This design comes from an exercise in tuning for small area, a short achievable clock period and few clock cycles per item on the open sky130 flow, not from production work.
Function was checked by simulation only, so behaviour that the tests miss may differ from the original.
Not every run is shown, and edits may drop behaviour that the tests do not exercise.

$ cat constraint.sdc
create_clock -name core_clock -period 5.5 [get_ports {i_clk}]
set_input_delay 1.1000 -clock core_clock [delete_from_list [all_inputs] [get_ports {i_clk}]]
set_output_delay 1.1000 -clock core_clock [all_outputs]
set_load 0.01 [all_outputs]
$ cat config.mk
export PLATFORM = sky130hd
export DESIGN_NAME = aesha_keccak
export DESIGN_NICKNAME = aesha_keccak
export VERILOG_FILES = /design/flow/design.v
export SDC_FILE = /design/flow/constraint.sdc
export NUM_CORES = 4
export LEC_CHECK = 0
export CAP_MARGIN = 30
export CORE_MARGIN = 2
export CORE_UTILIZATION = 50
export CTS_BUF_LIST = sky130_fd_sc_hd__clkbuf_16
export CTS_CLUSTER_DIAMETER = 60
export CTS_CLUSTER_SIZE = 20
export PLACE_DENSITY = 0.7
export SETUP_SLACK_MARGIN = 2.0
export SLEW_MARGIN = 20
export SYNTH_HIERARCHICAL = 1
$ cat design.v
module rot(input  logic [63:0] i_lane,
           input  logic [5:0 ] i_r,
           output logic [63:0] o_lane
           );
    always_comb begin
        o_lane = (i_lane << i_r) | (i_lane >> (64 - i_r));
    end
endmodule
module rc (input [4:0] t, output logic [63:0] rct);
	always_comb begin
		case (t)
			5'b00000: rct = 64'h0000000000000001;
			5'b00001: rct = 64'h0000000000008082;
			5'b00010: rct = 64'h800000000000808A;
			5'b00011: rct = 64'h8000000080008000;
			5'b00100: rct = 64'h000000000000808B;
			5'b00101: rct = 64'h0000000080000001;
			5'b00110: rct = 64'h8000000080008081;
			5'b00111: rct = 64'h8000000000008009;
			5'b01000: rct = 64'h000000000000008A;
			5'b01001: rct = 64'h0000000000000088;
			5'b01010: rct = 64'h0000000080008009;
			5'b01011: rct = 64'h000000008000000A;
			5'b01100: rct = 64'h000000008000808B;
			5'b01101: rct = 64'h800000000000008B;
			5'b01110: rct = 64'h8000000000008089;
			5'b01111: rct = 64'h8000000000008003;
			5'b10000: rct = 64'h8000000000008002;
			5'b10001: rct = 64'h8000000000000080;
			5'b10010: rct = 64'h000000000000800A;
			5'b10011: rct = 64'h800000008000000A;
			5'b10100: rct = 64'h8000000080008081;
			5'b10101: rct = 64'h8000000000008080;
			5'b10110: rct = 64'h0000000080000001;
			5'b10111: rct = 64'h8000000080008008;
			default: rct = 64'h0;
		endcase
	end
endmodule
module round_counter_k(input  logic       i_clk, i_reset, i_aes_or_keccak,
                       output logic [4:0] o_round
                      );
    always_ff @(posedge i_clk, negedge i_reset) begin
        if (!i_reset)              o_round <= 0;
        else if (o_round == 24)    o_round <= 0; 
        else if (i_aes_or_keccak)  o_round <= 0;
        else                       o_round <= o_round + 1; 
    end
endmodule
module xor_32_bits (
    input  wire  [0:4][31:0] i_data,
    output logic [31:0] o_data
);
    assign o_data[31:16] = i_data[0][31:16] ^ i_data[1][31:16] ^ i_data[2][31:16] ^ i_data[3][31:16] ^ i_data[4][31:16];
    assign o_data[15:0 ] = i_data[0][15:0 ] ^ i_data[1][15:0 ] ^ i_data[2][15:0 ] ^ i_data[3][15:0 ] ^ i_data[4][15:0 ];
endmodule
module n (
    input  wire  [0:3][0:4][31:0] A_in,
    input  wire  [0:4][31:0] i_K_col_5,
    output logic [0:3][31:0] C,
    output logic [31:0] C_5
);
    xor_32_bits xor1(.i_data(A_in[0]),    .o_data(C[0]));
    xor_32_bits xor2(.i_data(A_in[1]),    .o_data(C[1]));
    xor_32_bits xor3(.i_data(A_in[2]),    .o_data(C[2]));
    xor_32_bits xor4(.i_data(A_in[3]),    .o_data(C[3]));
    xor_32_bits xor5(.i_data(i_K_col_5),  .o_data(C_5));
endmodule
module xor_padding(input  wire  [0:3][31:0] i_data,
                   input  wire  [31:0] i_K_col_5,
                   input  wire  [0:4][31:0] i_C_shifted,
                   output logic [0:3][0:4][31:0] o_data,
                   output logic [0:4][31:0] o_K_col_5
                  );
    assign o_data[0][0] = i_data[0];
    assign o_data[0][1] = i_C_shifted[2];
    assign o_data[0][2] = 32'b0;
    assign o_data[0][3] = 32'b0;
    assign o_data[0][4] = 32'b0;
    assign o_data[1][0] = 32'b0;
    assign o_data[1][1] = 32'b0;
    assign o_data[1][2] = i_data[1];
    assign o_data[1][3] = i_C_shifted[3];
    assign o_data[1][4] = 32'b0;
    assign o_data[2][0] = 32'b0;
    assign o_data[2][1] = 32'b0;
    assign o_data[2][2] = 32'b0;
    assign o_data[2][3] = i_C_shifted[4];
    assign o_data[2][4] = i_data[2];
    assign o_data[3][0] = i_data[3];
    assign o_data[3][1] = i_C_shifted[0];
    assign o_data[3][2] = 32'b0;
    assign o_data[3][3] = 32'b0;
    assign o_data[3][4] = 32'b0;
    assign o_K_col_5[0] = i_C_shifted[1];
    assign o_K_col_5[1] = i_K_col_5;
    assign o_K_col_5[2] = 32'b0;
    assign o_K_col_5[3] = 32'b0;
    assign o_K_col_5[4] = 32'b0;
endmodule
module unified_xor_section(input  logic        i_aes_or_keccak,
                           input  wire  [0:3][0:4][31:0] i_A_1_state,
                           input  wire  [0:3][0:4][31:0] i_A_2_state,
                           input  wire  [0:4][0:4][31:0] i_K_state,
                           input  wire  [0:4][31:0] i_C_shifted,
                           output logic [0:4][31:0] o_C,
                           output logic [0:3][63:0] o_A_state,
                           output logic [0:4][31:0] D
                           );
logic [0:4][31:0] C;
logic [0:4][31:0] o_data;
logic [0:3][0:4][31:0] A_in_n_1;
logic [0:3][0:4][31:0] A_in_n_2;
logic [0:4][0:4][31:0] A_in_n_mid;
assign A_in_n_1 = (i_aes_or_keccak) ? i_A_1_state : i_K_state[0:3];
n n1(.A_in(A_in_n_1), .i_K_col_5(i_K_state[4]), .C(C[0:3]), .C_5(C[4]));
assign o_C[0] = C[0];
assign o_C[1] = C[1];
assign o_C[2] = C[2];
assign o_C[3] = C[3];
assign o_C[4] = C[4];
xor_padding xpad(.i_data(C[0:3]), .i_K_col_5(C[4]), .i_C_shifted(i_C_shifted), .o_data(A_in_n_mid[0:3]), .o_K_col_5(A_in_n_mid[4]));
assign A_in_n_2 = (i_aes_or_keccak) ? i_A_2_state : A_in_n_mid[0:3];
n n2(.A_in(A_in_n_2), .i_K_col_5(A_in_n_mid[4]), .C(o_data[0:3]), .C_5(o_data[4]));
   assign o_A_state[3] = (i_aes_or_keccak) ? {C[2]     , C[3]     } : 64'h0;
   assign o_A_state[2] = (i_aes_or_keccak) ? {C[0]     , C[1]     } : 64'h0;
   assign o_A_state[1] = (i_aes_or_keccak) ? {o_data[2], o_data[3]} : 64'h0;
   assign o_A_state[0] = (i_aes_or_keccak) ? {o_data[0], o_data[1]} : 64'h0;
   assign D[0] = (!i_aes_or_keccak) ? o_data[4] : 32'b0;
   assign D[1] = (!i_aes_or_keccak) ? o_data[0] : 32'b0;
   assign D[2] = (!i_aes_or_keccak) ? o_data[1] : 32'b0;
   assign D[3] = (!i_aes_or_keccak) ? o_data[2] : 32'b0;
   assign D[4] = (!i_aes_or_keccak) ? o_data[3] : 32'b0;
endmodule
module sixie (
  input  wire  [0:4][0:4][63:0] A_in,
  input  wire  [0:4][63:0] D,
  input  wire  [63:0] rc,
  output logic [0:4][0:4][63:0] A_out
);
localparam logic [149:0] rot_constants = {
    6'd0, 6'd36, 6'd3, 6'd41, 6'd18,
    6'd1, 6'd44, 6'd10, 6'd45, 6'd2,
    6'd62, 6'd6, 6'd43, 6'd15, 6'd61,
    6'd28, 6'd55, 6'd25, 6'd21, 6'd56,
    6'd27, 6'd20, 6'd39, 6'd8, 6'd14
};
genvar x, y;
generate
  for(x = 0; x < 5; x++) begin : gen_x
      for(y = 0; y < 5; y++) begin : gen_y
          logic [63:0] theta_3_0, theta_3_1, theta_3_2;
          logic [63:0] o_rot_0, o_rot_1, o_rot_2;
          assign theta_3_0 = A_in[(x + 3 * y) % 5][x] ^ D[(x + 3 * y) % 5];
          assign theta_3_1 = A_in[((x + 1) + 3 * y) % 5][(x + 1) % 5] ^ D[((x + 1) + 3 * y) % 5];
          assign theta_3_2 = A_in[((x + 2) + 3 * y) % 5][(x + 2) % 5] ^ D[((x + 2) + 3 * y) % 5];
          wire [5:0] rot_cons_0 = rot_constants[149 - 6 * (5 * ((x + 3 * y) % 5) + x) -: 6];
          wire [5:0] rot_cons_1 = rot_constants[149 - 6 * (5 * (((x + 1) + 3 * y) % 5) + (x + 1) % 5) -: 6];
          wire [5:0] rot_cons_2 = rot_constants[149 - 6 * (5 * (((x + 2) + 3 * y) % 5) + (x + 2) % 5) -: 6];
          rot rot0_ins(.i_lane(theta_3_0), .i_r(rot_cons_0), .o_lane(o_rot_0));
          rot rot1_ins(.i_lane(theta_3_1), .i_r(rot_cons_1), .o_lane(o_rot_1));
          rot rot2_ins(.i_lane(theta_3_2), .i_r(rot_cons_2), .o_lane(o_rot_2));
          wire [63:0] sixie_result = o_rot_0 ^ ((~o_rot_1) & o_rot_2);
          if (x == 0 && y == 0) begin : g_iota
              assign A_out[x][y] = sixie_result ^ rc;
          end
          else begin : g_pass
              assign A_out[x][y] = sixie_result;
          end
      end
  end
endgenerate
endmodule
module S_to_A (
	input  [1599:0] S,
	output [0:4][0:4][63:0] A
);
	assign A[0][0] = {S[1543:1536], S[1551:1544], S[1559:1552], S[1567:1560], S[1575:1568], S[1583:1576], S[1591:1584], S[1599:1592]};
	assign A[1][0] = {S[1479:1472], S[1487:1480], S[1495:1488], S[1503:1496], S[1511:1504], S[1519:1512], S[1527:1520], S[1535:1528]};
	assign A[2][0] = {S[1415:1408], S[1423:1416], S[1431:1424], S[1439:1432], S[1447:1440], S[1455:1448], S[1463:1456], S[1471:1464]};
	assign A[3][0] = {S[1351:1344], S[1359:1352], S[1367:1360], S[1375:1368], S[1383:1376], S[1391:1384], S[1399:1392], S[1407:1400]};
	assign A[4][0] = {S[1287:1280], S[1295:1288], S[1303:1296], S[1311:1304], S[1319:1312], S[1327:1320], S[1335:1328], S[1343:1336]};
	assign A[0][1] = {S[1223:1216], S[1231:1224], S[1239:1232], S[1247:1240], S[1255:1248], S[1263:1256], S[1271:1264], S[1279:1272]};
	assign A[1][1] = {S[1159:1152], S[1167:1160], S[1175:1168], S[1183:1176], S[1191:1184], S[1199:1192], S[1207:1200], S[1215:1208]};
	assign A[2][1] = {S[1095:1088], S[1103:1096], S[1111:1104], S[1119:1112], S[1127:1120], S[1135:1128], S[1143:1136], S[1151:1144]};
	assign A[3][1] = {S[1031:1024], S[1039:1032], S[1047:1040], S[1055:1048], S[1063:1056], S[1071:1064], S[1079:1072], S[1087:1080]};
	assign A[4][1] = {S[967:960]  , S[975:968]  , S[983:976]  , S[991:984]  , S[999:992]  , S[1007:1000], S[1015:1008], S[1023:1016]};
	assign A[0][2] = {S[903:896]  , S[911:904]  , S[919:912]  , S[927:920]  , S[935:928]  , S[943:936]  , S[951:944]  , S[959:952]  };
	assign A[1][2] = {S[839:832]  , S[847:840]  , S[855:848]  , S[863:856]  , S[871:864]  , S[879:872]  , S[887:880]  , S[895:888]  };
	assign A[2][2] = {S[775:768]  , S[783:776]  , S[791:784]  , S[799:792]  , S[807:800]  , S[815:808]  , S[823:816]  , S[831:824]  };
	assign A[3][2] = {S[711:704]  , S[719:712]  , S[727:720]  , S[735:728]  , S[743:736]  , S[751:744]  , S[759:752]  , S[767:760]  };
	assign A[4][2] = {S[647:640]  , S[655:648]  , S[663:656]  , S[671:664]  , S[679:672]  , S[687:680]  , S[695:688]  , S[703:696]  };
	assign A[0][3] = {S[583:576]  , S[591:584]  , S[599:592]  , S[607:600]  , S[615:608]  , S[623:616]  , S[631:624]  , S[639:632]  };
	assign A[1][3] = {S[519:512]  , S[527:520]  , S[535:528]  , S[543:536]  , S[551:544]  , S[559:552]  , S[567:560]  , S[575:568]  };
	assign A[2][3] = {S[455:448]  , S[463:456]  , S[471:464]  , S[479:472]  , S[487:480]  , S[495:488]  , S[503:496]  , S[511:504]  };
	assign A[3][3] = {S[391:384]  , S[399:392]  , S[407:400]  , S[415:408]  , S[423:416]  , S[431:424]  , S[439:432]  , S[447:440]  };
	assign A[4][3] = {S[327:320]  , S[335:328]  , S[343:336]  , S[351:344]  , S[359:352]  , S[367:360]  , S[375:368]  , S[383:376]  };
	assign A[0][4] = {S[263:256]  , S[271:264]  , S[279:272]  , S[287:280]  , S[295:288]  , S[303:296]  , S[311:304]  , S[319:312]  };
	assign A[1][4] = {S[199:192]  , S[207:200]  , S[215:208]  , S[223:216]  , S[231:224]  , S[239:232]  , S[247:240]  , S[255:248]  };
	assign A[2][4] = {S[135:128]  , S[143:136]  , S[151:144]  , S[159:152]  , S[167:160]  , S[175:168]  , S[183:176]  , S[191:184]  };
	assign A[3][4] = {S[71:64]    , S[79:72]    , S[87:80]    , S[95:88]    , S[103:96]   , S[111:104]  , S[119:112]  , S[127:120]  };
	assign A[4][4] = {S[7:0]      , S[15:8]     , S[23:16]    , S[31:24]    , S[39:32]    , S[47:40]    , S[55:48]    , S[63:56]    };
endmodule
module A_to_S (
	input  [0:4][0:4][63:0] A,
	output [1599:0] S
);
	assign {S[1543:1536], S[1551:1544], S[1559:1552], S[1567:1560], S[1575:1568], S[1583:1576], S[1591:1584], S[1599:1592]} = A[0][0];
	assign {S[1479:1472], S[1487:1480], S[1495:1488], S[1503:1496], S[1511:1504], S[1519:1512], S[1527:1520], S[1535:1528]} = A[1][0];
	assign {S[1415:1408], S[1423:1416], S[1431:1424], S[1439:1432], S[1447:1440], S[1455:1448], S[1463:1456], S[1471:1464]} = A[2][0];
	assign {S[1351:1344], S[1359:1352], S[1367:1360], S[1375:1368], S[1383:1376], S[1391:1384], S[1399:1392], S[1407:1400]} = A[3][0];
	assign {S[1287:1280], S[1295:1288], S[1303:1296], S[1311:1304], S[1319:1312], S[1327:1320], S[1335:1328], S[1343:1336]} = A[4][0];
	assign {S[1223:1216], S[1231:1224], S[1239:1232], S[1247:1240], S[1255:1248], S[1263:1256], S[1271:1264], S[1279:1272]} = A[0][1];
	assign {S[1159:1152], S[1167:1160], S[1175:1168], S[1183:1176], S[1191:1184], S[1199:1192], S[1207:1200], S[1215:1208]} = A[1][1];
	assign {S[1095:1088], S[1103:1096], S[1111:1104], S[1119:1112], S[1127:1120], S[1135:1128], S[1143:1136], S[1151:1144]} = A[2][1];
	assign {S[1031:1024], S[1039:1032], S[1047:1040], S[1055:1048], S[1063:1056], S[1071:1064], S[1079:1072], S[1087:1080]} = A[3][1];
	assign {S[967:960]  , S[975:968]  , S[983:976]  , S[991:984]  , S[999:992]  , S[1007:1000], S[1015:1008], S[1023:1016]} = A[4][1];
	assign {S[903:896]  , S[911:904]  , S[919:912]  , S[927:920]  , S[935:928]  , S[943:936]  , S[951:944]  , S[959:952]  } = A[0][2];
	assign {S[839:832]  , S[847:840]  , S[855:848]  , S[863:856]  , S[871:864]  , S[879:872]  , S[887:880]  , S[895:888]  } = A[1][2];
	assign {S[775:768]  , S[783:776]  , S[791:784]  , S[799:792]  , S[807:800]  , S[815:808]  , S[823:816]  , S[831:824]  } = A[2][2];
	assign {S[711:704]  , S[719:712]  , S[727:720]  , S[735:728]  , S[743:736]  , S[751:744]  , S[759:752]  , S[767:760]  } = A[3][2];
	assign {S[647:640]  , S[655:648]  , S[663:656]  , S[671:664]  , S[679:672]  , S[687:680]  , S[695:688]  , S[703:696]  } = A[4][2];
	assign {S[583:576]  , S[591:584]  , S[599:592]  , S[607:600]  , S[615:608]  , S[623:616]  , S[631:624]  , S[639:632]  } = A[0][3];
	assign {S[519:512]  , S[527:520]  , S[535:528]  , S[543:536]  , S[551:544]  , S[559:552]  , S[567:560]  , S[575:568]  } = A[1][3];
	assign {S[455:448]  , S[463:456]  , S[471:464]  , S[479:472]  , S[487:480]  , S[495:488]  , S[503:496]  , S[511:504]  } = A[2][3];
	assign {S[391:384]  , S[399:392]  , S[407:400]  , S[415:408]  , S[423:416]  , S[431:424]  , S[439:432]  , S[447:440]  } = A[3][3];
	assign {S[327:320]  , S[335:328]  , S[343:336]  , S[351:344]  , S[359:352]  , S[367:360]  , S[375:368]  , S[383:376]  } = A[4][3];
	assign {S[263:256]  , S[271:264]  , S[279:272]  , S[287:280]  , S[295:288]  , S[303:296]  , S[311:304]  , S[319:312]  } = A[0][4];
	assign {S[199:192]  , S[207:200]  , S[215:208]  , S[223:216]  , S[231:224]  , S[239:232]  , S[247:240]  , S[255:248]  } = A[1][4];
	assign {S[135:128]  , S[143:136]  , S[151:144]  , S[159:152]  , S[167:160]  , S[175:168]  , S[183:176]  , S[191:184]  } = A[2][4];
	assign {S[71:64]    , S[79:72]    , S[87:80]    , S[95:88]    , S[103:96]   , S[111:104]  , S[119:112]  , S[127:120]  } = A[3][4];
	assign {S[7:0]      , S[15:8]     , S[23:16]    , S[31:24]    , S[39:32]    , S[47:40]    , S[55:48]    , S[63:56]    } = A[4][4];
endmodule
module aesha_keccak(input  logic         i_clk,
                    input  logic         i_reset,    
                    input  logic         i_start,
                    input  logic [511:0] i_data,
                    output logic [511:0] o_data,
                    output logic         o_busy,
                    output logic         o_done
                   );
    logic        busy, done;
    logic [4:0]  cnt;
    logic        ld;
    logic [24:0][63:0] a, a_in, a_nx;
    logic [4:0][63:0]  p01, p23, p0123, c, d;
    logic [24:0][63:0] t;       
    logic [24:0][63:0] b;       
    logic [63:0]       rc;
    logic [63:0]       ldv;
    always_ff @(posedge i_clk or negedge i_reset) begin
        if (!i_reset) begin
            busy <= 1'b0;
            done <= 1'b0;
            cnt  <= 5'd0;
        end else begin
            done <= busy && (cnt == 5'd23);
            if (!busy) begin
                busy <= i_start;
                cnt  <= 5'd0;
            end else begin
                if (cnt == 5'd23) busy <= 1'b0;
                cnt <= cnt + 5'd1;
            end
        end
    end
    assign ld  = !busy;
    assign ldv = {64{ld}};
    genvar l, k;
    generate
        for (l = 0; l < 25; l++) begin : g_in
            if (l < 8) begin : g_msg
                for (k = 0; k < 8; k++) begin : g_byte
                    assign a_in[l][8*k +: 8] = i_data[511 - 8*(8*l + k) -: 8];
                end
            end else if (l == 8) begin : g_pad
                assign a_in[l] = 64'h8000000000000001;
            end else begin : g_zero
                assign a_in[l] = 64'h0;
            end
        end
    endgenerate
    kx2 u_p01_0  (.a(a[0]), .b(a[5]), .y(p01[0]));
    kx2 u_p23_0  (.a(a[10]), .b(a[15]), .y(p23[0]));
    kx2 u_p0123_0(.a(p01[0]), .b(p23[0]), .y(p0123[0]));
    kx2 u_c_0    (.a(p0123[0]), .b(a[20]), .y(c[0]));
    kx2 u_p01_1  (.a(a[1]), .b(a[6]), .y(p01[1]));
    kx2 u_p23_1  (.a(a[11]), .b(a[16]), .y(p23[1]));
    kx2 u_p0123_1(.a(p01[1]), .b(p23[1]), .y(p0123[1]));
    kx2 u_c_1    (.a(p0123[1]), .b(a[21]), .y(c[1]));
    kx2 u_p01_2  (.a(a[2]), .b(a[7]), .y(p01[2]));
    kx2 u_p23_2  (.a(a[12]), .b(a[17]), .y(p23[2]));
    kx2 u_p0123_2(.a(p01[2]), .b(p23[2]), .y(p0123[2]));
    kx2 u_c_2    (.a(p0123[2]), .b(a[22]), .y(c[2]));
    kx2 u_p01_3  (.a(a[3]), .b(a[8]), .y(p01[3]));
    kx2 u_p23_3  (.a(a[13]), .b(a[18]), .y(p23[3]));
    kx2 u_p0123_3(.a(p01[3]), .b(p23[3]), .y(p0123[3]));
    kx2 u_c_3    (.a(p0123[3]), .b(a[23]), .y(c[3]));
    kx2 u_p01_4  (.a(a[4]), .b(a[9]), .y(p01[4]));
    kx2 u_p23_4  (.a(a[14]), .b(a[19]), .y(p23[4]));
    kx2 u_p0123_4(.a(p01[4]), .b(p23[4]), .y(p0123[4]));
    kx2 u_c_4    (.a(p0123[4]), .b(a[24]), .y(c[4]));
    kx2 u_d_0(.a(c[4]), .b({c[1][62:0], c[1][63]}), .y(d[0]));
    kx2 u_d_1(.a(c[0]), .b({c[2][62:0], c[2][63]}), .y(d[1]));
    kx2 u_d_2(.a(c[1]), .b({c[3][62:0], c[3][63]}), .y(d[2]));
    kx2 u_d_3(.a(c[2]), .b({c[4][62:0], c[4][63]}), .y(d[3]));
    kx2 u_d_4(.a(c[3]), .b({c[0][62:0], c[0][63]}), .y(d[4]));
    kx2  u_t_0(.a(a[0]), .b(d[0]), .y(t[0]));
    assign b[0] = t[0];
    kxn2 u_t_5(.a(a[5]), .b(d[0]), .y(t[5]));
    assign b[16] = {t[5][27:0], t[5][63:28]};
    kx2  u_t_10(.a(a[10]), .b(d[0]), .y(t[10]));
    assign b[7] = {t[10][60:0], t[10][63:61]};
    kxn2 u_t_15(.a(a[15]), .b(d[0]), .y(t[15]));
    assign b[23] = {t[15][22:0], t[15][63:23]};
    kx2  u_t_20(.a(a[20]), .b(d[0]), .y(t[20]));
    assign b[14] = {t[20][45:0], t[20][63:46]};
    kx2  u_t_1(.a(a[1]), .b(d[1]), .y(t[1]));
    assign b[10] = {t[1][62:0], t[1][63:63]};
    kxn2 u_t_6(.a(a[6]), .b(d[1]), .y(t[6]));
    assign b[1] = {t[6][19:0], t[6][63:20]};
    kx2  u_t_11(.a(a[11]), .b(d[1]), .y(t[11]));
    assign b[17] = {t[11][53:0], t[11][63:54]};
    kxn2 u_t_16(.a(a[16]), .b(d[1]), .y(t[16]));
    assign b[8] = {t[16][18:0], t[16][63:19]};
    kx2  u_t_21(.a(a[21]), .b(d[1]), .y(t[21]));
    assign b[24] = {t[21][61:0], t[21][63:62]};
    kx2  u_t_2(.a(a[2]), .b(d[2]), .y(t[2]));
    assign b[20] = {t[2][1:0], t[2][63:2]};
    kxn2 u_t_7(.a(a[7]), .b(d[2]), .y(t[7]));
    assign b[11] = {t[7][57:0], t[7][63:58]};
    kx2  u_t_12(.a(a[12]), .b(d[2]), .y(t[12]));
    assign b[2] = {t[12][20:0], t[12][63:21]};
    kxn2 u_t_17(.a(a[17]), .b(d[2]), .y(t[17]));
    assign b[18] = {t[17][48:0], t[17][63:49]};
    kx2  u_t_22(.a(a[22]), .b(d[2]), .y(t[22]));
    assign b[9] = {t[22][2:0], t[22][63:3]};
    kx2  u_t_3(.a(a[3]), .b(d[3]), .y(t[3]));
    assign b[5] = {t[3][35:0], t[3][63:36]};
    kxn2 u_t_8(.a(a[8]), .b(d[3]), .y(t[8]));
    assign b[21] = {t[8][8:0], t[8][63:9]};
    kx2  u_t_13(.a(a[13]), .b(d[3]), .y(t[13]));
    assign b[12] = {t[13][38:0], t[13][63:39]};
    kxn2 u_t_18(.a(a[18]), .b(d[3]), .y(t[18]));
    assign b[3] = {t[18][42:0], t[18][63:43]};
    kx2  u_t_23(.a(a[23]), .b(d[3]), .y(t[23]));
    assign b[19] = {t[23][7:0], t[23][63:8]};
    kx2  u_t_4(.a(a[4]), .b(d[4]), .y(t[4]));
    assign b[15] = {t[4][36:0], t[4][63:37]};
    kxn2 u_t_9(.a(a[9]), .b(d[4]), .y(t[9]));
    assign b[6] = {t[9][43:0], t[9][63:44]};
    kx2  u_t_14(.a(a[14]), .b(d[4]), .y(t[14]));
    assign b[22] = {t[14][24:0], t[14][63:25]};
    kxn2 u_t_19(.a(a[19]), .b(d[4]), .y(t[19]));
    assign b[13] = {t[19][55:0], t[19][63:56]};
    kx2  u_t_24(.a(a[24]), .b(d[4]), .y(t[24]));
    assign b[4] = {t[24][49:0], t[24][63:50]};
    logic [63:0] b0;
    assign b0 = b[0] ^ rc;
    logic [63:0] g0; knand u_g0(.a(b[1]), .b(b[2]), .y(g0));
    logic [63:0] zn0; kx2  u_z0(.a(b0), .b(g0), .y(zn0));
    logic [63:0] y0; knor u_ldz0(.a(ldv), .b(zn0), .y(y0));
    ka21o u_ld0(.a1(a_in[0]), .a2(ldv), .b1(y0), .y(a_nx[0]));
    logic [63:0] g1; knor  u_g1(.a(b[2]), .b(b[3]), .y(g1));
    logic [63:0] zn1; kx2  u_z1(.a(b[1]), .b(g1), .y(zn1));
    logic [63:0] y1; knor u_ldz1(.a(ldv), .b(zn1), .y(y1));
    ka21o u_ld1(.a1(a_in[1]), .a2(ldv), .b1(y1), .y(a_nx[1]));
    logic [63:0] g2; knand u_g2(.a(b[3]), .b(b[4]), .y(g2));
    logic [63:0] zn2; kx2  u_z2(.a(b[2]), .b(g2), .y(zn2));
    logic [63:0] y2; knor u_ldz2(.a(ldv), .b(zn2), .y(y2));
    ka21o u_ld2(.a1(a_in[2]), .a2(ldv), .b1(y2), .y(a_nx[2]));
    logic [63:0] g3; kornb u_g3(.a(b[0]), .b(b[4]), .y(g3));
    logic [63:0] zn3; kxn2 u_z3(.a(b[3]), .b(g3), .y(zn3));
    logic [63:0] y3; knor u_ldz3(.a(ldv), .b(zn3), .y(y3));
    ka21o u_ld3(.a1(a_in[3]), .a2(ldv), .b1(y3), .y(a_nx[3]));
    logic [63:0] g4; knor  u_g4(.a(b[0]), .b(b[1]), .y(g4));
    logic [63:0] zn4; kxn2 u_z4(.a(b[4]), .b(g4), .y(zn4));
    logic [63:0] y4; knor u_ldz4(.a(ldv), .b(zn4), .y(y4));
    ka21o u_ld4(.a1(a_in[4]), .a2(ldv), .b1(y4), .y(a_nx[4]));
    logic [63:0] g5; knand u_g5(.a(b[6]), .b(b[7]), .y(g5));
    logic [63:0] zn5; kx2  u_z5(.a(b[5]), .b(g5), .y(zn5));
    logic [63:0] y5; knor u_ldz5(.a(ldv), .b(zn5), .y(y5));
    ka21o u_ld5(.a1(a_in[5]), .a2(ldv), .b1(y5), .y(a_nx[5]));
    logic [63:0] g6; knor  u_g6(.a(b[7]), .b(b[8]), .y(g6));
    logic [63:0] zn6; kx2  u_z6(.a(b[6]), .b(g6), .y(zn6));
    logic [63:0] y6; knor u_ldz6(.a(ldv), .b(zn6), .y(y6));
    ka21o u_ld6(.a1(a_in[6]), .a2(ldv), .b1(y6), .y(a_nx[6]));
    logic [63:0] g7; knand u_g7(.a(b[8]), .b(b[9]), .y(g7));
    logic [63:0] zn7; kx2  u_z7(.a(b[7]), .b(g7), .y(zn7));
    logic [63:0] y7; knor u_ldz7(.a(ldv), .b(zn7), .y(y7));
    ka21o u_ld7(.a1(a_in[7]), .a2(ldv), .b1(y7), .y(a_nx[7]));
    logic [63:0] g8; kornb u_g8(.a(b[5]), .b(b[9]), .y(g8));
    logic [63:0] zn8; kxn2 u_z8(.a(b[8]), .b(g8), .y(zn8));
    logic [63:0] y8; knor u_ld8(.a(ldv), .b(zn8), .y(y8));
    assign a_nx[8] = y8 | {ld, 62'h0, ld};
    logic [63:0] g9; knor  u_g9(.a(b[5]), .b(b[6]), .y(g9));
    logic [63:0] zn9; kxn2 u_z9(.a(b[9]), .b(g9), .y(zn9));
    knor u_ld9(.a(ldv), .b(zn9), .y(a_nx[9]));
    logic [63:0] g10; knand u_g10(.a(b[11]), .b(b[12]), .y(g10));
    logic [63:0] zn10; kx2  u_z10(.a(b[10]), .b(g10), .y(zn10));
    knor u_ld10(.a(ldv), .b(zn10), .y(a_nx[10]));
    logic [63:0] g11; knor  u_g11(.a(b[12]), .b(b[13]), .y(g11));
    logic [63:0] zn11; kx2  u_z11(.a(b[11]), .b(g11), .y(zn11));
    knor u_ld11(.a(ldv), .b(zn11), .y(a_nx[11]));
    logic [63:0] g12; knand u_g12(.a(b[13]), .b(b[14]), .y(g12));
    logic [63:0] zn12; kx2  u_z12(.a(b[12]), .b(g12), .y(zn12));
    knor u_ld12(.a(ldv), .b(zn12), .y(a_nx[12]));
    logic [63:0] g13; kornb u_g13(.a(b[10]), .b(b[14]), .y(g13));
    logic [63:0] zn13; kxn2 u_z13(.a(b[13]), .b(g13), .y(zn13));
    knor u_ld13(.a(ldv), .b(zn13), .y(a_nx[13]));
    logic [63:0] g14; knor  u_g14(.a(b[10]), .b(b[11]), .y(g14));
    logic [63:0] zn14; kxn2 u_z14(.a(b[14]), .b(g14), .y(zn14));
    knor u_ld14(.a(ldv), .b(zn14), .y(a_nx[14]));
    logic [63:0] g15; knand u_g15(.a(b[16]), .b(b[17]), .y(g15));
    logic [63:0] zn15; kx2  u_z15(.a(b[15]), .b(g15), .y(zn15));
    knor u_ld15(.a(ldv), .b(zn15), .y(a_nx[15]));
    logic [63:0] g16; knor  u_g16(.a(b[17]), .b(b[18]), .y(g16));
    logic [63:0] zn16; kx2  u_z16(.a(b[16]), .b(g16), .y(zn16));
    knor u_ld16(.a(ldv), .b(zn16), .y(a_nx[16]));
    logic [63:0] g17; knand u_g17(.a(b[18]), .b(b[19]), .y(g17));
    logic [63:0] zn17; kx2  u_z17(.a(b[17]), .b(g17), .y(zn17));
    knor u_ld17(.a(ldv), .b(zn17), .y(a_nx[17]));
    logic [63:0] g18; kornb u_g18(.a(b[15]), .b(b[19]), .y(g18));
    logic [63:0] zn18; kxn2 u_z18(.a(b[18]), .b(g18), .y(zn18));
    knor u_ld18(.a(ldv), .b(zn18), .y(a_nx[18]));
    logic [63:0] g19; knor  u_g19(.a(b[15]), .b(b[16]), .y(g19));
    logic [63:0] zn19; kxn2 u_z19(.a(b[19]), .b(g19), .y(zn19));
    knor u_ld19(.a(ldv), .b(zn19), .y(a_nx[19]));
    logic [63:0] g20; knand u_g20(.a(b[21]), .b(b[22]), .y(g20));
    logic [63:0] zn20; kx2  u_z20(.a(b[20]), .b(g20), .y(zn20));
    knor u_ld20(.a(ldv), .b(zn20), .y(a_nx[20]));
    logic [63:0] g21; knor  u_g21(.a(b[22]), .b(b[23]), .y(g21));
    logic [63:0] zn21; kx2  u_z21(.a(b[21]), .b(g21), .y(zn21));
    knor u_ld21(.a(ldv), .b(zn21), .y(a_nx[21]));
    logic [63:0] g22; knand u_g22(.a(b[23]), .b(b[24]), .y(g22));
    logic [63:0] zn22; kx2  u_z22(.a(b[22]), .b(g22), .y(zn22));
    knor u_ld22(.a(ldv), .b(zn22), .y(a_nx[22]));
    logic [63:0] g23; kornb u_g23(.a(b[20]), .b(b[24]), .y(g23));
    logic [63:0] zn23; kxn2 u_z23(.a(b[23]), .b(g23), .y(zn23));
    knor u_ld23(.a(ldv), .b(zn23), .y(a_nx[23]));
    logic [63:0] g24; knor  u_g24(.a(b[20]), .b(b[21]), .y(g24));
    logic [63:0] zn24; kxn2 u_z24(.a(b[24]), .b(g24), .y(zn24));
    knor u_ld24(.a(ldv), .b(zn24), .y(a_nx[24]));
    always_comb begin
        case (cnt)
            5'd0: rc = 64'h0000000000000001;
            5'd1: rc = 64'h0000000000008082;
            5'd2: rc = 64'h800000000000808A;
            5'd3: rc = 64'h8000000080008000;
            5'd4: rc = 64'h000000000000808B;
            5'd5: rc = 64'h0000000080000001;
            5'd6: rc = 64'h8000000080008081;
            5'd7: rc = 64'h8000000000008009;
            5'd8: rc = 64'h000000000000008A;
            5'd9: rc = 64'h0000000000000088;
            5'd10: rc = 64'h0000000080008009;
            5'd11: rc = 64'h000000008000000A;
            5'd12: rc = 64'h000000008000808B;
            5'd13: rc = 64'h800000000000008B;
            5'd14: rc = 64'h8000000000008089;
            5'd15: rc = 64'h8000000000008003;
            5'd16: rc = 64'h8000000000008002;
            5'd17: rc = 64'h8000000000000080;
            5'd18: rc = 64'h000000000000800A;
            5'd19: rc = 64'h800000008000000A;
            5'd20: rc = 64'h8000000080008081;
            5'd21: rc = 64'h8000000000008080;
            5'd22: rc = 64'h0000000080000001;
            5'd23: rc = 64'h8000000080008008;
            default: rc = 64'h0;
        endcase
    end
    always_ff @(posedge i_clk) begin
        a <= a_nx;
    end
    generate
        for (l = 0; l < 8; l++) begin : g_out
            for (k = 0; k < 8; k++) begin : g_obyte
                assign o_data[511 - 8*(8*l + k) -: 8] = a[l][8*k +: 8];
            end
        end
    endgenerate
    assign o_busy = busy;
    assign o_done = done;
endmodule
module kx2(input  logic [63:0] a, b, output logic [63:0] y);
    assign y = a ^ b;
endmodule
module kxn2(input  logic [63:0] a, b, output logic [63:0] y);
    assign y = ~(a ^ b);
endmodule
module knand(input  logic [63:0] a, b, output logic [63:0] y);
    assign y = ~(a & b);
endmodule
module knor(input  logic [63:0] a, b, output logic [63:0] y);
    assign y = ~(a | b);
endmodule
module kornb(input  logic [63:0] a, b, output logic [63:0] y);
    assign y = b | ~a;
endmodule
module ka21o(input  logic [63:0] a1, a2, b1, output logic [63:0] y);
    assign y = (a1 & a2) | b1;
endmodule
$ cat flow/run.sh
#!/bin/bash
# The standard ORFS layout (standard.sh), with faster, smaller port buffers
# (buffer_ports -buffer_cell) and sizing not tied to cell footprints.
set -euo pipefail
bash standard.sh \
  "BUFFER_PORTS_ARGS=-buffer_cell sky130_fd_sc_hd__buf_2" \
  MATCH_CELL_FOOTPRINT=0 \
  finish > standard_sh.log 2>&1
$ cat standard.sh
#!/bin/bash
# synth_recipe.tcl (not shown) runs the flow's synth.tcl, then flattens the netlist and writes it again
# the make line also repeats each setting of config.mk as NAME=value (left out here)
make -C /OpenROAD-flow-scripts/flow DESIGN_CONFIG=/design/flow/config.mk WORK_HOME=/design/flow/orfs CLKGATE_MAP_FILE= SYNTH_SCRIPT=/design/flow/synth_recipe.tcl "${@:-finish}"
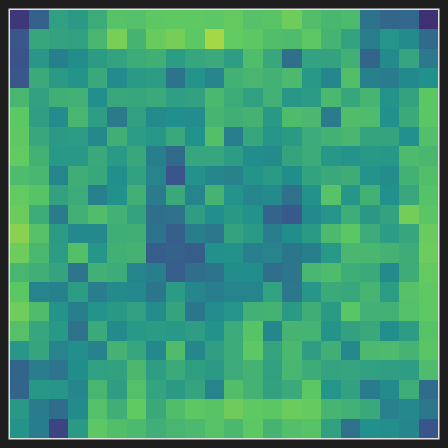
*Placement density heat map, run 1*
22 x 22 tiles, from dark purple (low) to yellow (high), 0 to 100% covered.
emptiest ninth of the die = center
mean over tiles = 57%
fullest tile = 86%
tiles over 75% full = 5.0%

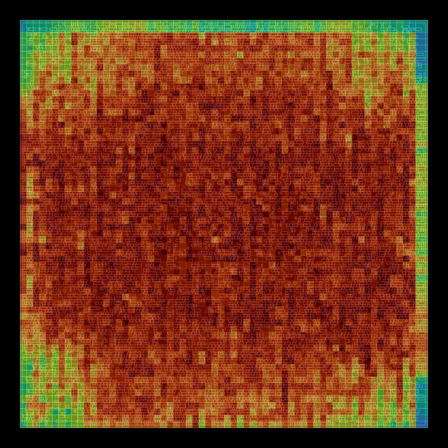
*Routing congestion, run 1*
post-DR wirelength/cell: 41.5 um
met1 Use GR: 0.647
GRT met2 Usage: 0.794
grt met3 use: 0.328

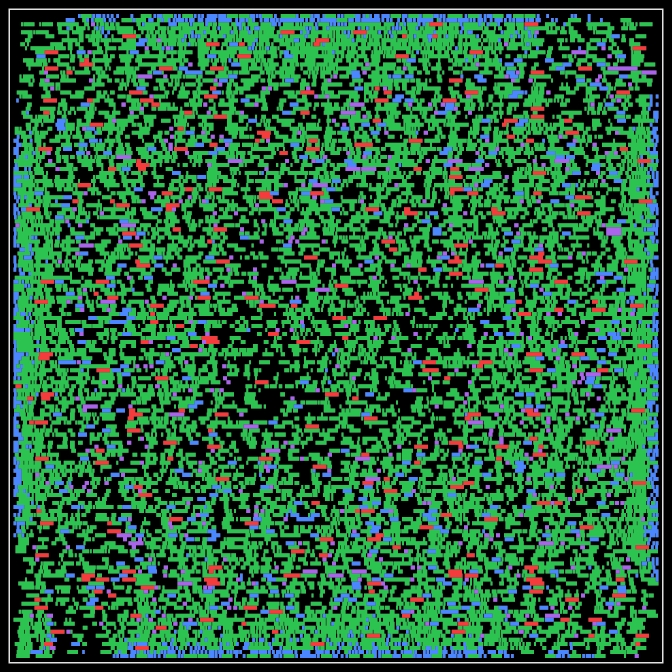
*Cells by drive strength, run 1*
drive 1 or less -> green  # cells 9763, most used xor2_1
drive 6 and up -> red  # cells 301, most used clkbuf_16
drive 2 -> blue  # cells 1444, most used buf_2
drive 3 to 4 -> purple  # cells 487, most used buf_4

[run 1: worst min path at each step]
stage | cells after the start | startpoint | slack (ns) | to
6_report | 1 | i_reset | 0.07 | done$_DFF_PN0_
5_1_grt | 1 | i_reset | 0.06 | done$_DFF_PN0_
4_1_cts | 1 | i_reset | 0.04 | done$_DFF_PN0_
3_5_place_dp | 1 | cnt[0]$_DFF_PN0_ | 0.65 | cnt[0]$_DFF_PN0_
3_3_place_gp | 1 | cnt[0]$_DFF_PN0_ | 0.63 | cnt[0]$_DFF_PN0_
2_1_floorplan | 1 | busy$_DFF_PN0_ | 0.55 | a[512]$_DFF_P_
[run 1: Yosys stat by module, one instance, submodules excluded]
module / flip-flops and latches / cells
aesha_keccak: 1607 / 2202
kx2: 0 / 64
kxn2: 0 / 64
ka21o: 0 / 64
kornb: 0 / 64
knand: 0 / 64
knor: 0 / 64
==> impl_metrics.ini, run 1 <==
[clocking]
cts-root-buf = clkbuf_16
path_clk_slew_ns = 0.08
cts_hold_buf = 0
post_cts_resized = 125

[worst_setup_path]
path_cells = xor2_1, xor2_1, xor2_1, xor2_1, xor2_1, buf_4, nor2_1, xor2_1, nor2_1
reg2reg_depth = 9
critical-path-top-delay-family = XOR/XNOR gates
critical_path_class = reg -> reg
critPathCaptureType = flop

[yosys]
synthSimpleGateAreaFrac = 0.136
synth_area_mm2 = 0.0953
synth_edf_count = 0
ys_warn_count = 7
syn_area_per_cell_um2 = 8.90
async_reset_ff_frac = 0.00436
synth_top_area_frac = 0.336

[sta]
final_hold_viol_count = 0

[final_layout]
layout_common_cells = xor2_1 (3221), nor2_1 (2246), dfxtp_1 (1598)
antenna_cells = 32
largest_register = a
multi_input_area_share = 0.557
nNonClkBuffers = 1505
reg.largest.list = a (1600), cnt (5)
largest_class = multi-input gates
n_sequential_cell = 1607
fillers = 16900

[die]
io_pins = 1029
die_x_um = 441
start_util = 0.502

[worst_hold_path]
hold_path.class = in -> async

[detailed_routing]
wl_met1_mm = 200
route.met3.wl_mm = 98.1
drc = 0

[run_status]
outcome = complete, no violations

[placement]
hpwlAfterDp_mm = 522
Testbench counts for the RTL of run 1, summed over its fixed seeds: cycles 8,000, items 320.
### Routed metal per tile, run 1

Scale bar: 100 um. 22 x 22 tiles, from dark purple (low) to yellow (high), scaled to the fullest tile. Values are wire area over tile area, all layers added.
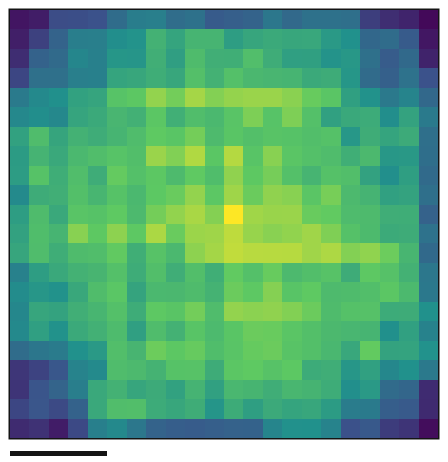

## Run 2: what changed since run 1
--- a/config.mk
+++ b/config.mk
@@ -6,12 +6,12 @@
 export NUM_CORES = 4
 export LEC_CHECK = 0
-export CAP_MARGIN = 30
+export CAP_MARGIN = 40
 export CORE_MARGIN = 2
-export CORE_UTILIZATION = 50
+export CORE_UTILIZATION = 55
 export CTS_BUF_LIST = sky130_fd_sc_hd__clkbuf_16
 export CTS_CLUSTER_DIAMETER = 60
 export CTS_CLUSTER_SIZE = 20
-export PLACE_DENSITY = 0.7
+export PLACE_DENSITY = 0.65
 export SETUP_SLACK_MARGIN = 2.0
-export SLEW_MARGIN = 20
+export SLEW_MARGIN = 40
 export SYNTH_HIERARCHICAL = 1
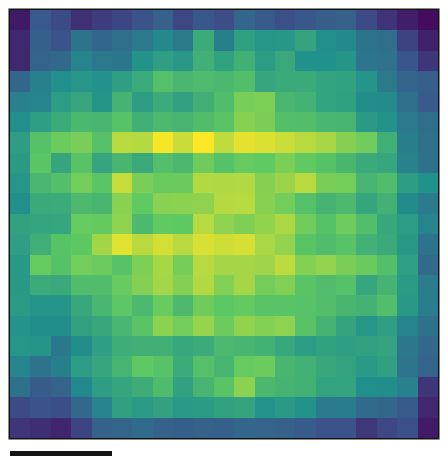
*Routed metal per tile, run 2*
Scale bar: 100 um. 21 x 21 tiles, from dark purple (low) to yellow (high), scaled to the fullest tile. Values are wire area over tile area, all layers added.
tiles over half the peak = 71%
fullest tile = 1.1
mean over tiles = 0.66
densest ninth of the die = center

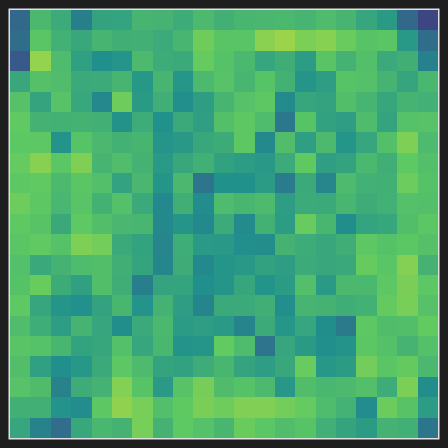
*Placement density heat map, run 2*
21 x 21 tiles, from dark purple (low) to yellow (high), 0 to 100% covered.
emptiest ninth of the die = center
fullest tile = 85%
tiles over 75% full = 11%
mean over tiles = 63%

==> impl_metrics.ini, run 2 <==
[run_status]
outcome = complete, no violations

[worst_hold_path]
hold_path.class = in -> async

[yosys]
synth_area_mm2 = 0.0953
synth_top_area_frac = 0.336
synthSimpleGateAreaFrac = 0.136
synth_edf_count = 0
synth_cell_types = 35
synth_top_family_by_area = XOR/XNOR gates
ys_warn_count = 7
async_reset_ff_frac = 0.00436

[final_layout]
final_core_util = 0.667
reg.largest.list = a (1600), cnt (5)
largest_reg_flops = 1600
antenna_cells = 30
largest_class = multi-input gates
fillers = 14300
layout_common_cells = xor2_1 (2982), nor2_1 (2251), dfxtp_1 (1596)
nNonClkBuffers = 1303
multi_input_area_share = 0.582
final_common_cell = xor2_1
n_sequential_cell = 1607
area_growth_syn_to_layout_pct = 20.4

[detailed_routing]
drc = 0
wl_per_cell_um = 40.8
drt-initial-drc-count = 15100

[worst_setup_path]
crit_top_cell = xor2_1
path_cells = xor2_1, xor2_1, xor2_1, xor2_2, xor2_1, nand2b_1, xnor2_1, nor2_1
critical-path-top-delay-family = XOR/XNOR gates
critPathCaptureType = flop
critical_path_class = reg -> reg
reg2reg_depth = 8
cp-start-kind = flop

[sta]
period_needed_ns = 3.91
fmax_ghz = 0.256
final_hold_viol_count = 0

[clocking]
path_clk_slew_ns = 0.08
cts_hold_buf = 0
cts-root-buf = clkbuf_16

[placement]
hpwlAfterDp_mm = 494

[die]
start_util = 0.555
die_x_um = 420
core_area_mm2 = 0.172

[job]
cap_violations = 0
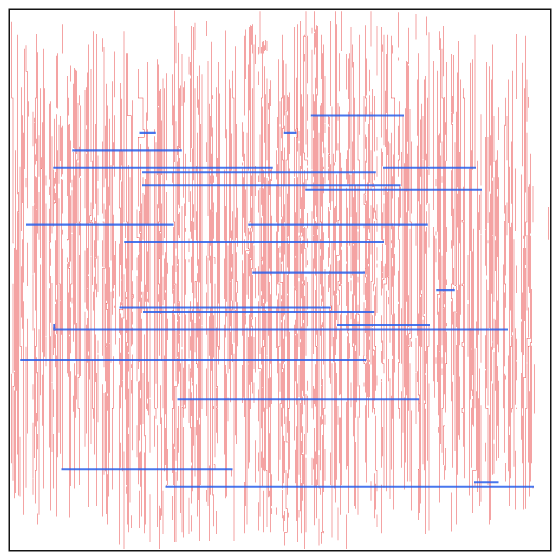
*Metal layers overlaid, run 2*
Two of the layers only.
met5 -> blue  # wire length 3140 um
met4 -> red  # wire length 77.3 mm

## run 2: changes by cell type in the layout (fill, tap and decap cells not counted), moves of 11 or more
cell / previous run / this run
xor2_1: 3221 / 2982
xor2_2: 268 / 458
buf_4: 408 / 248
xnor2_1: 1158 / 1061
xnor2_4: 5 / 74
xor2_4: 36 / 85
buf_8: 38 / 2
xnor2_2: 123 / 151
buf_6: 12 / 1
## run 2: what timing repair did
action / 4_1_cts / 5_1_grt
resized for setup: 77 / 148
cloned: 0 / 0
setup buffers: 0 / 4
pin swaps: 0 / 9
endpoints found under the hold margin: 0 / 0
endpoints found under the setup margin: 97 / 222
## run 2: kinds of logic (layout without fill, tap and decap cells)
kind of cell,Yosys count,count (layout)
xor gates and xnor gates,4811,4811
and+or+nand+nor,3233,3233
DFF,1607,1607
AOI/OAI and AO/OA,528,528
buffers and inverters,522,1579
adders and majority gates,8,8
muxes,5,5
other,0,30
## run 2: layer usage
layer / track usage / share of wire / routed length [um]
met5: 0.104 / 0.0055 / 3140
met4: 0.649 / 0.13 / 77300
met3: 0.407 / 0.18 / 102000
met2: 0.819 / 0.37 / 211000
met1: 0.646 / 0.32 / 182000
### Cells by drive strength, run 2

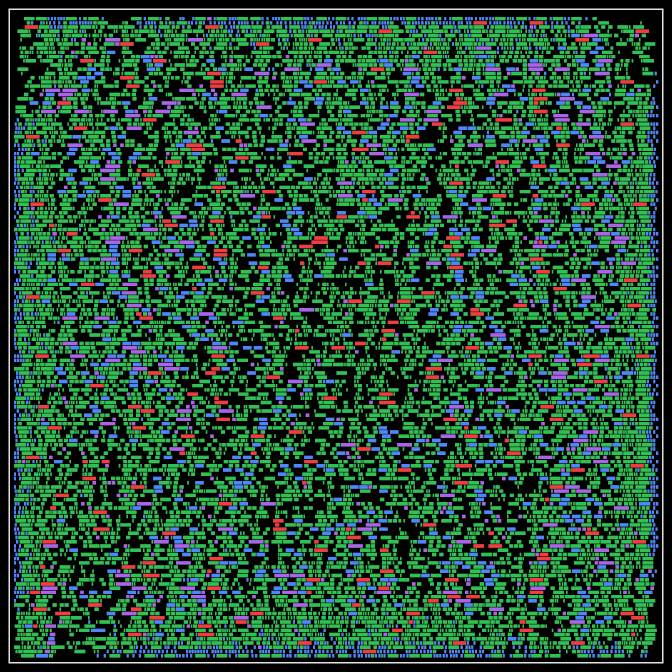

## Run 3: what changed since run 2
==> config.mk (replaced) <==
export PLATFORM = sky130hd
export DESIGN_NAME = aesha_keccak
export DESIGN_NICKNAME = aesha_keccak
export VERILOG_FILES = /design/flow/design.v
export SDC_FILE = /design/flow/constraint.sdc
export NUM_CORES = 4
export LEC_CHECK = 0
export CAP_MARGIN = 30
export CORE_MARGIN = 2
export CORE_UTILIZATION = 45
export CTS_BUF_LIST = sky130_fd_sc_hd__clkbuf_16
export CTS_CLUSTER_DIAMETER = 80
export CTS_CLUSTER_SIZE = 28
export PLACE_DENSITY = 0.55
export SETUP_SLACK_MARGIN = 2.1
export SLEW_MARGIN = 20
export SYNTH_HIERARCHICAL = 1
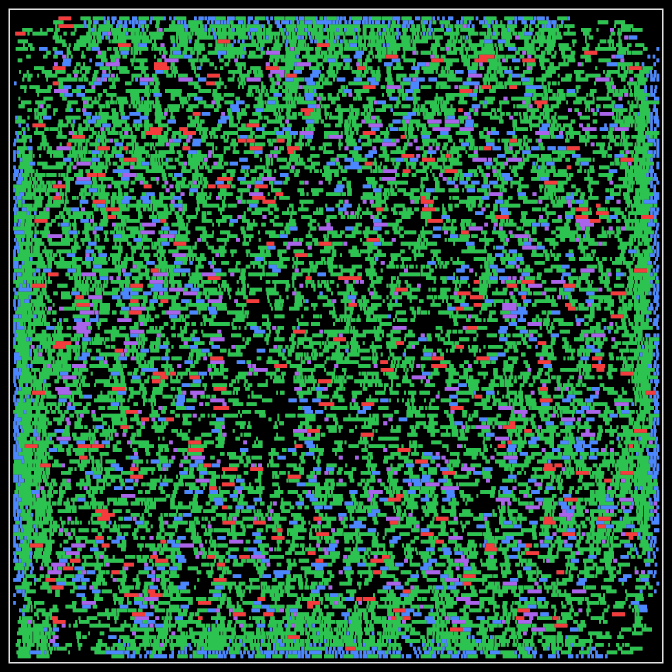
*Cells by drive strength, run 3*
drive 3 to 4 -> purple  # cells 593, most used buf_4
drive 1 or less -> green  # cells 9402, most used xor2_1
drive 2 -> blue  # cells 1708, most used buf_2
drive 6 and up -> red  # cells 284, most used clkbuf_16

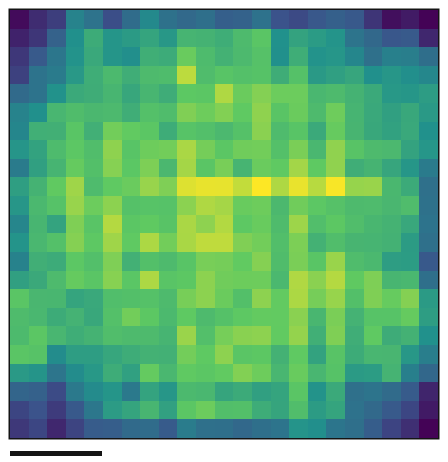
*Routed metal per tile, run 3*
Scale bar: 100 um. 23 x 23 tiles, from dark purple (low) to yellow (high), scaled to the fullest tile. Values are wire area over tile area, all layers added.
tiles over half the peak = 78%
fullest tile = 0.89
densest ninth of the die = center
nearly empty tiles = 0.40%
mean over tiles = 0.55

==> impl_metrics.ini, run 3 <==
[final_layout]
n_sequential_cell = 1607
multi_input_area_share = 0.570
largest_reg_flops = 1600
reg.largest.list = a (1600), cnt (5)
largest_class = multi-input gates
nNonClkBuffers = 1546
final_core_util = 0.557
layout_common_cells = xor2_1 (2900), nor2_1 (2242), dfxtp_1 (1596)
area_growth_syn_to_layout_pct = 22.8

[global_route]
met1_usage = 0.660
grtUsageMet3 = 0.256
gr-usage-met2 = 0.752

[run_status]
violations = capacitance limit, slew limit
outcome = failed layout checks

[yosys]
syn_area_per_cell_um2 = 8.90
async_reset_ff_frac = 0.00436
synth_cell_types = 35
synth_edf_count = 0
synth_area_mm2 = 0.0953
synth_top_family_by_area = XOR/XNOR gates
synth_top_area_frac = 0.336

[detailed_routing]
drt-initial-drc-count = 13400
dr.max_layer_used = met5
wl_met1_mm = 221
wl_per_cell_um = 42.6

[sta]
slew_violations = 4
period_needed_ns = 3.85
fmax_ghz = 0.260

[die]
io_pins = 1029
start_util = 0.454
die_x_um = 464

[clocking]
cts_hold_buf = 0
cts-root-buf = clkbuf_16

[placement]
hpwlAfterDp_mm = 555

[job]
cap_violations = 1

[worst_setup_path]
critical_path_class = reg -> reg

[worst_hold_path]
hold_path.class = in -> async
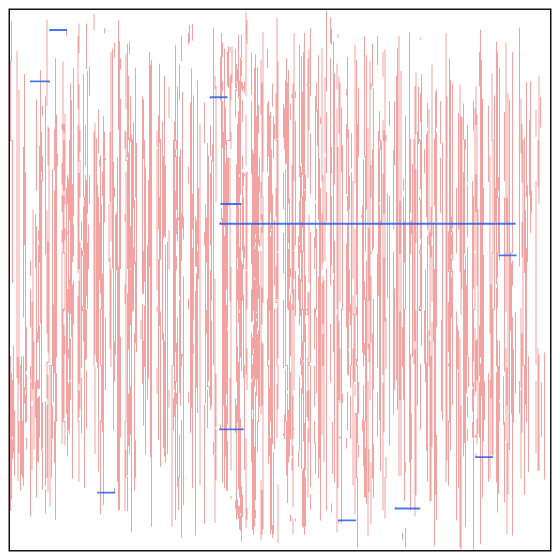
*Metal layers overlaid, run 3*
Two of the layers only.
met5 -> blue  # wire length 408 um
met4 -> red  # wire length 78.5 mm

[run 3: cell counts after synthesis]
Identical to the previous run, type by type.
[run 3: worst max-delay path by stage]
stage | end | slack [ns] | cells past startpoint
after CTS | a[391]$_DFF_P_ | 1.87 | 9
final | a[1087]$_DFF_P_ | 1.65 | 8
after floorplan | a[0]$_DFF_P_ | -15.25 | 2
after global placement | a[682]$_DFF_P_ | 1.27 | 8
after global routing | a[667]$_DFF_P_ | 1.65 | 8
after detailed placement | a[963]$_DFF_P_ | 1.44 | 8
[run 3: through the flow]
stage               hold WS, ns  std cells  setup slack, ns  cell area [um^2]
finish                   0.0682      14800             1.65            117000
global route             0.0751      14800             1.65            117000
CTS                      0.0570      14800             1.87            114000
detailed placement        0.663      14500             1.44            106000
global placement          0.603      14400             1.27            104000
floorplan                 0.546      10700           -15.25             95400
[run 3: worst max-delay path, cell delays in order (launching register included)]
cell	delay [ns]
dfxtp_1	0.53
xor2_1	0.23
xor2_1	0.24
xor2_1	0.67
xor2_2	0.33
xnor2_2	0.65
nor2_1	0.14
xor2_1	0.19
nor2_1	0.65
### Placement density heat map, run 3

23 x 23 tiles, from dark purple (low) to yellow (high), 0 to 100% covered.
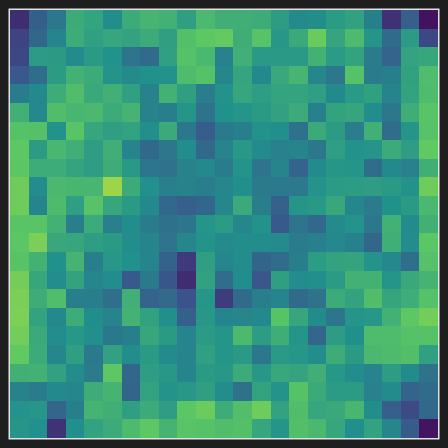

## Run 4: what changed since run 3
--- a/config.mk
+++ b/config.mk
@@ -8,10 +8,11 @@
 export CAP_MARGIN = 30
 export CORE_MARGIN = 2
-export CORE_UTILIZATION = 45
+export CORE_UTILIZATION = 50
 export CTS_BUF_LIST = sky130_fd_sc_hd__clkbuf_16
 export CTS_CLUSTER_DIAMETER = 80
 export CTS_CLUSTER_SIZE = 28
-export PLACE_DENSITY = 0.55
-export SETUP_SLACK_MARGIN = 2.1
+export PLACE_DENSITY = 0.6
+export SETUP_SLACK_MARGIN = 2.0
 export SLEW_MARGIN = 20
 export SYNTH_HIERARCHICAL = 1
+export TNS_END_PERCENT = 50
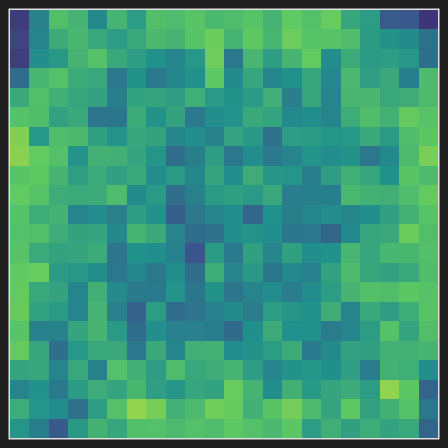
*Placement density heat map, run 4*
22 x 22 tiles, from dark purple (low) to yellow (high), 0 to 100% covered.
mean over tiles = 56%
emptiest ninth of the die = center
tiles over 75% full = 5.4%
fullest tile = 83%

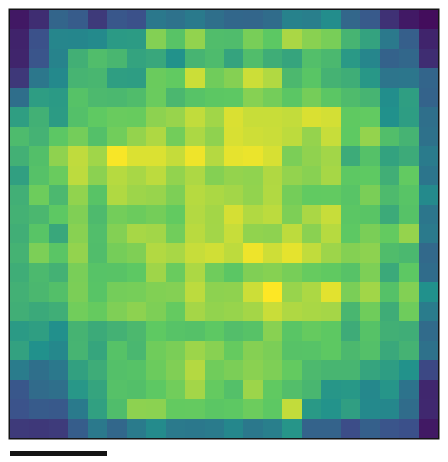
*Routed metal per tile, run 4*
Scale bar: 100 um. 22 x 22 tiles, from dark purple (low) to yellow (high), scaled to the fullest tile. Values are wire area over tile area, all layers added.
mean over tiles = 0.59
fullest tile = 0.88
densest ninth of the die = center
tiles over half the peak = 80%

==> impl_metrics.ini, run 4 <==
[run_status]
outcome = complete, no violations

[yosys]
ys_warn_count = 7
async_reset_ff_frac = 0.00436
synth_cell_types = 35
synthSimpleGateAreaFrac = 0.136
syn_area_per_cell_um2 = 8.90
synth_edf_count = 0
synth_top_family_by_area = XOR/XNOR gates

[worst_setup_path]
critical-path-top-delay-family = XOR/XNOR gates
crit_buf_inv = 0
critical_path_class = reg -> reg
cp-start-kind = flop
crit_top_cell = xor2_1
critPathCaptureType = flop
max_stage_delay_ns = 0.99
path_cells = xor2_1, xor2_1, xor2_1, xor2_1, xnor2_1, nand2_1, xor2_1, nor2_1

[detailed_routing]
met2_length_mm = 221
wl_met1_mm = 199
dr.max_layer_used = met5
drt-initial-drc-count = 13600
route.met3.wl_mm = 93.2
wl_per_cell_um = 40.6
drc = 0

[die]
io_pins = 1029
start_util = 0.502
die_x_um = 441
core_area_mm2 = 0.190

[sta]
final_hold_viol_count = 0
fin_hold_ws_ns = 0.0732
slew_violations = 0

[final_layout]
largest_class = multi-input gates
n_sequential_cell = 1607
reg.largest.list = a (1600), cnt (5)
multi_input_area_share = 0.557
stdcell_area_mm2 = 0.112
area_growth_syn_to_layout_pct = 17.8
nNonClkBuffers = 1554
fillers = 17000
final_common_cell = xor2_1

[worst_hold_path]
hold_path.class = in -> async

[clocking]
cts_setup_buffers = 0
cts-root-buf = clkbuf_16
path_clk_slew_ns = 0.10
post_cts_resized = 68

[global_route]
gr-usage-met2 = 0.777
grtUsageMet3 = 0.306
top_usage_layer = met2

[placement]
place_ws_ns = 1.54
placed_cell_area_mm2 = 0.105
hpwlAfterDp_mm = 517
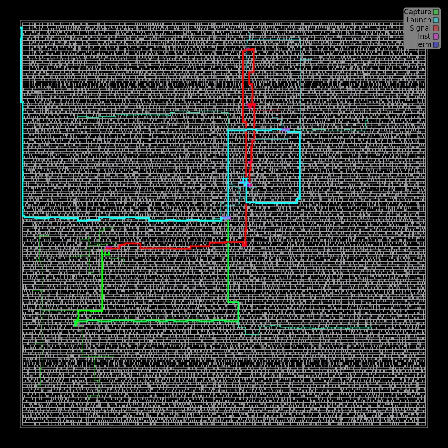
*Path with the least slack, run 4*
post-route insts no fill: 14600
setup TNS: 0 ns
setup ws final: 1.55 ns
minimum clock period: 3.95 ns
Final Util: 0.592

-- run 4: cell types whose count changed in the layout (fill, tap and decap cells not counted), moves of 10 or more --
| cell | change |
|---|---|
| buf_4 | -13 |
| buf_6 | +14 |
| bufinv_16 | -10 |
| clkbuf_16 | -20 |
| diode_2 | +27 |
| inv_12 | +22 |
| inv_16 | +12 |
| xnor2_1 | +43 |
| xnor2_2 | -29 |
| xnor2_4 | -14 |
| xor2_1 | +361 |
| xor2_2 | -280 |
| xor2_4 | -81 |
-- run 4: final timing paths --
check,endpoint,slack (ns),cells after the start
worst max-delay path,a[964]$_DFF_P_,1.55,8
worst min-delay path,done$_DFF_PN0_,0.07,1
worst max register to register,a[964]$_DFF_P_,1.55,8
worst min register to register,cnt[0]$_DFF_PN0_,0.67,1
max in group asynchronous,busy$_DFF_PN0_,5.25,1
min in group core_clock,a[334]$_DFF_P_,0.42,2
-- run 4: modules after synthesis (local to each module, per instance) --
module        cell area, um^2  flip-flops and latches  copies in the design  cells inside
aesha_keccak            36600                    1607                     1          2202
kx2                       561                       0                    55            64
kxn2                      561                       0                    20            64
ka21o                     480                       0                     8            64
kornb                     400                       0                     5            64
knand                     240                       0                    10            64
knor                      240                       0                    35            64
### Routing congestion, run 4

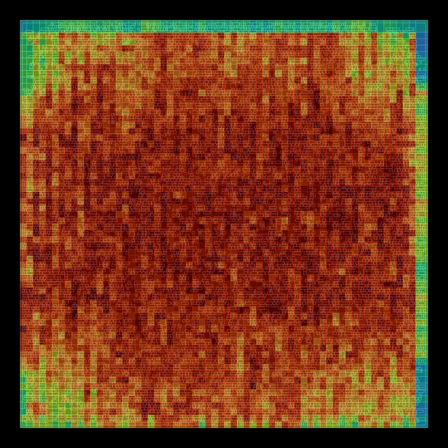

## Run 5: what changed since run 4
--- a/config.mk
+++ b/config.mk
@@ -16,3 +16,2 @@
 export SLEW_MARGIN = 20
 export SYNTH_HIERARCHICAL = 1
-export TNS_END_PERCENT = 50
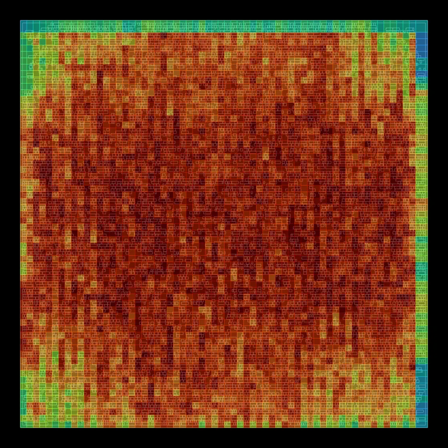
*Routing congestion, run 5*
Final Util: 0.594
GRT Total Usage: 0.586
met1 Use GR: 0.650
global route hottest layer: met2

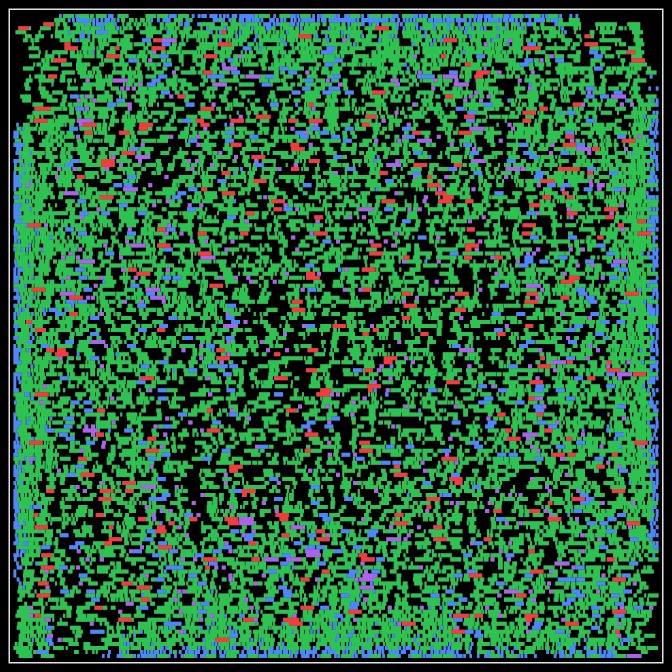
*Cells by drive strength, run 5*
drive 3 to 4 -> purple  # cells 496, most used buf_4
drive 2 -> blue  # cells 1437, most used buf_2
drive 6 and up -> red  # cells 291, most used clkbuf_16
drive 1 or less -> green  # cells 9745, most used xor2_1

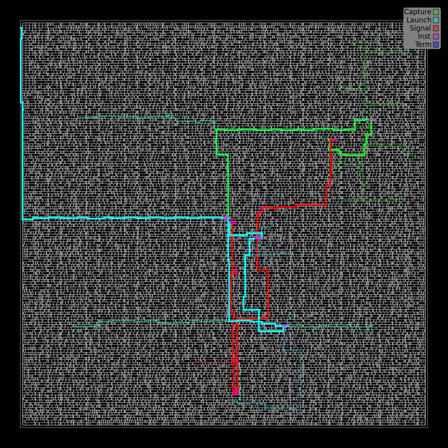
*Path with the least slack, run 5*
setup ws final: 1.69 ns
post-route insts no fill: 14500
minimum clock period: 3.81 ns

==> impl_metrics.ini, run 5 <==
[sta]
slew_violations = 0
final_hold_viol_count = 0
tns_ns = 0
fmax_ghz = 0.262

[global_route]
grtUsageMet3 = 0.305
gr-usage-met2 = 0.777

[yosys]
syn_area_per_cell_um2 = 8.90
ys_warn_count = 7
synth_cell_types = 35
async_reset_ff_frac = 0.00436

[die]
core_area_mm2 = 0.190
start_util = 0.502
die_x_um = 441

[worst_setup_path]
critical_path_class = reg -> reg
reg2reg_depth = 8
r2r-end = a[995]$_DFF_P_
cp-start-kind = flop
rrSetupSlack_ns = 1.69
slowest_stage = xor2_1
critPathCaptureType = flop

[placement]
hpwlAfterDp_mm = 517
dp_cells = 14200

[job]
cap_violations = 0

[run_status]
outcome = complete, no violations

[final_layout]
multi_input_area_share = 0.560
largest_reg_flops = 1600
final_common_cell = xor2_1
antenna_cells = 51
n_sequential_cell = 1607
largest_class = multi-input gates
reg.largest.list = a (1600), cnt (5)

[detailed_routing]
drt-initial-drc-count = 14000
met2_length_mm = 220
route.met3.wl_mm = 93.3

[clocking]
cts-root-buf = clkbuf_16
cts_setup_buffers = 0
[run 5: cell counts after synthesis]
No cell type changed its count.
[run 5: worst max-delay path, delay by kind of cell (launching register included)]
kind / cells / cell delay [ns]
and+or+nand+nor: 2 / 0.29
xor gates and xnor gates: 6 / 2.94
DFF: 1 / 0.43
[run 5: timing repair]
item | CTS | global route
gates cloned | 0 | 0
gates resized for setup | 123 | 163
pin swaps | 1 | 2
endpoints found under the setup margin | 186 | 233
[run 5: logic make-up (layout without fill, tap and decap cells)]
| group | count (synthesis) | in the layout | synth area share |
|---|---|---|---|
| flip-flops | 1607 | 1607 | 0.338 |
| adder cells (fa/ha/maj) | 8 | 8 | 0.00105 |
| XOR/XNOR | 4811 | 4811 | 0.442 |
| AO/OA/AOI/OAI | 528 | 528 | 0.0414 |
| multiplexers | 5 | 5 | 0.000669 |
| AND/OR/NAND/NOR | 3233 | 3233 | 0.136 |
| buffers and inverters | 522 | 1777 | 0.0409 |
| other | 0 | 51 | 0 |
[run 5: through the flow]
step	cell area, um^2	worst slack, ns	util
floorplan	95400	-15.25	-
global placement	104000	0.940	0.547
detailed placement	105000	1.54	0.555
CTS	111000	1.76	0.583
global route	113000	1.86	0.594
finish	113000	1.69	0.594

separate check: timing with driven ports:
How much do the figures lean on ideal ports? The routed layouts below were timed once more, with nothing changed but the port constraints.
Step 1: set_driving_cell puts a clkbuf_16 on i_clk and a buf_2 on each other input, an assumption about the parent block.
Step 2 also shifts input and output timing later by t, the mid clock arrival at the registers, as if the neighbouring blocks saw the same clock.
a / b / c = ideal ports / drivers / drivers and shift; a / b = the first two.
| run | t, ns | setup WS [ns] | hold WS [ns] |
|---|---|---|---|
| run 1 | 0.984 | 1.617 / 1.617 / 1.617 | 0.066 / -0.011 / 0.673 |
| run 2 | 0.980 | 1.587 / 1.587 / 1.587 | 0.067 / -0.014 / 0.674 |
| run 3 | 0.953 | 1.655 / 1.655 / 1.655 | 0.068 / -0.015 / 0.672 |
| run 4 | 0.956 | 1.549 / 1.549 / 1.549 | 0.073 / 0.000 / 0.669 |
| run 5 | 0.958 | 1.686 / 1.686 / 1.686 | 0.062 / -0.004 / 0.669 |
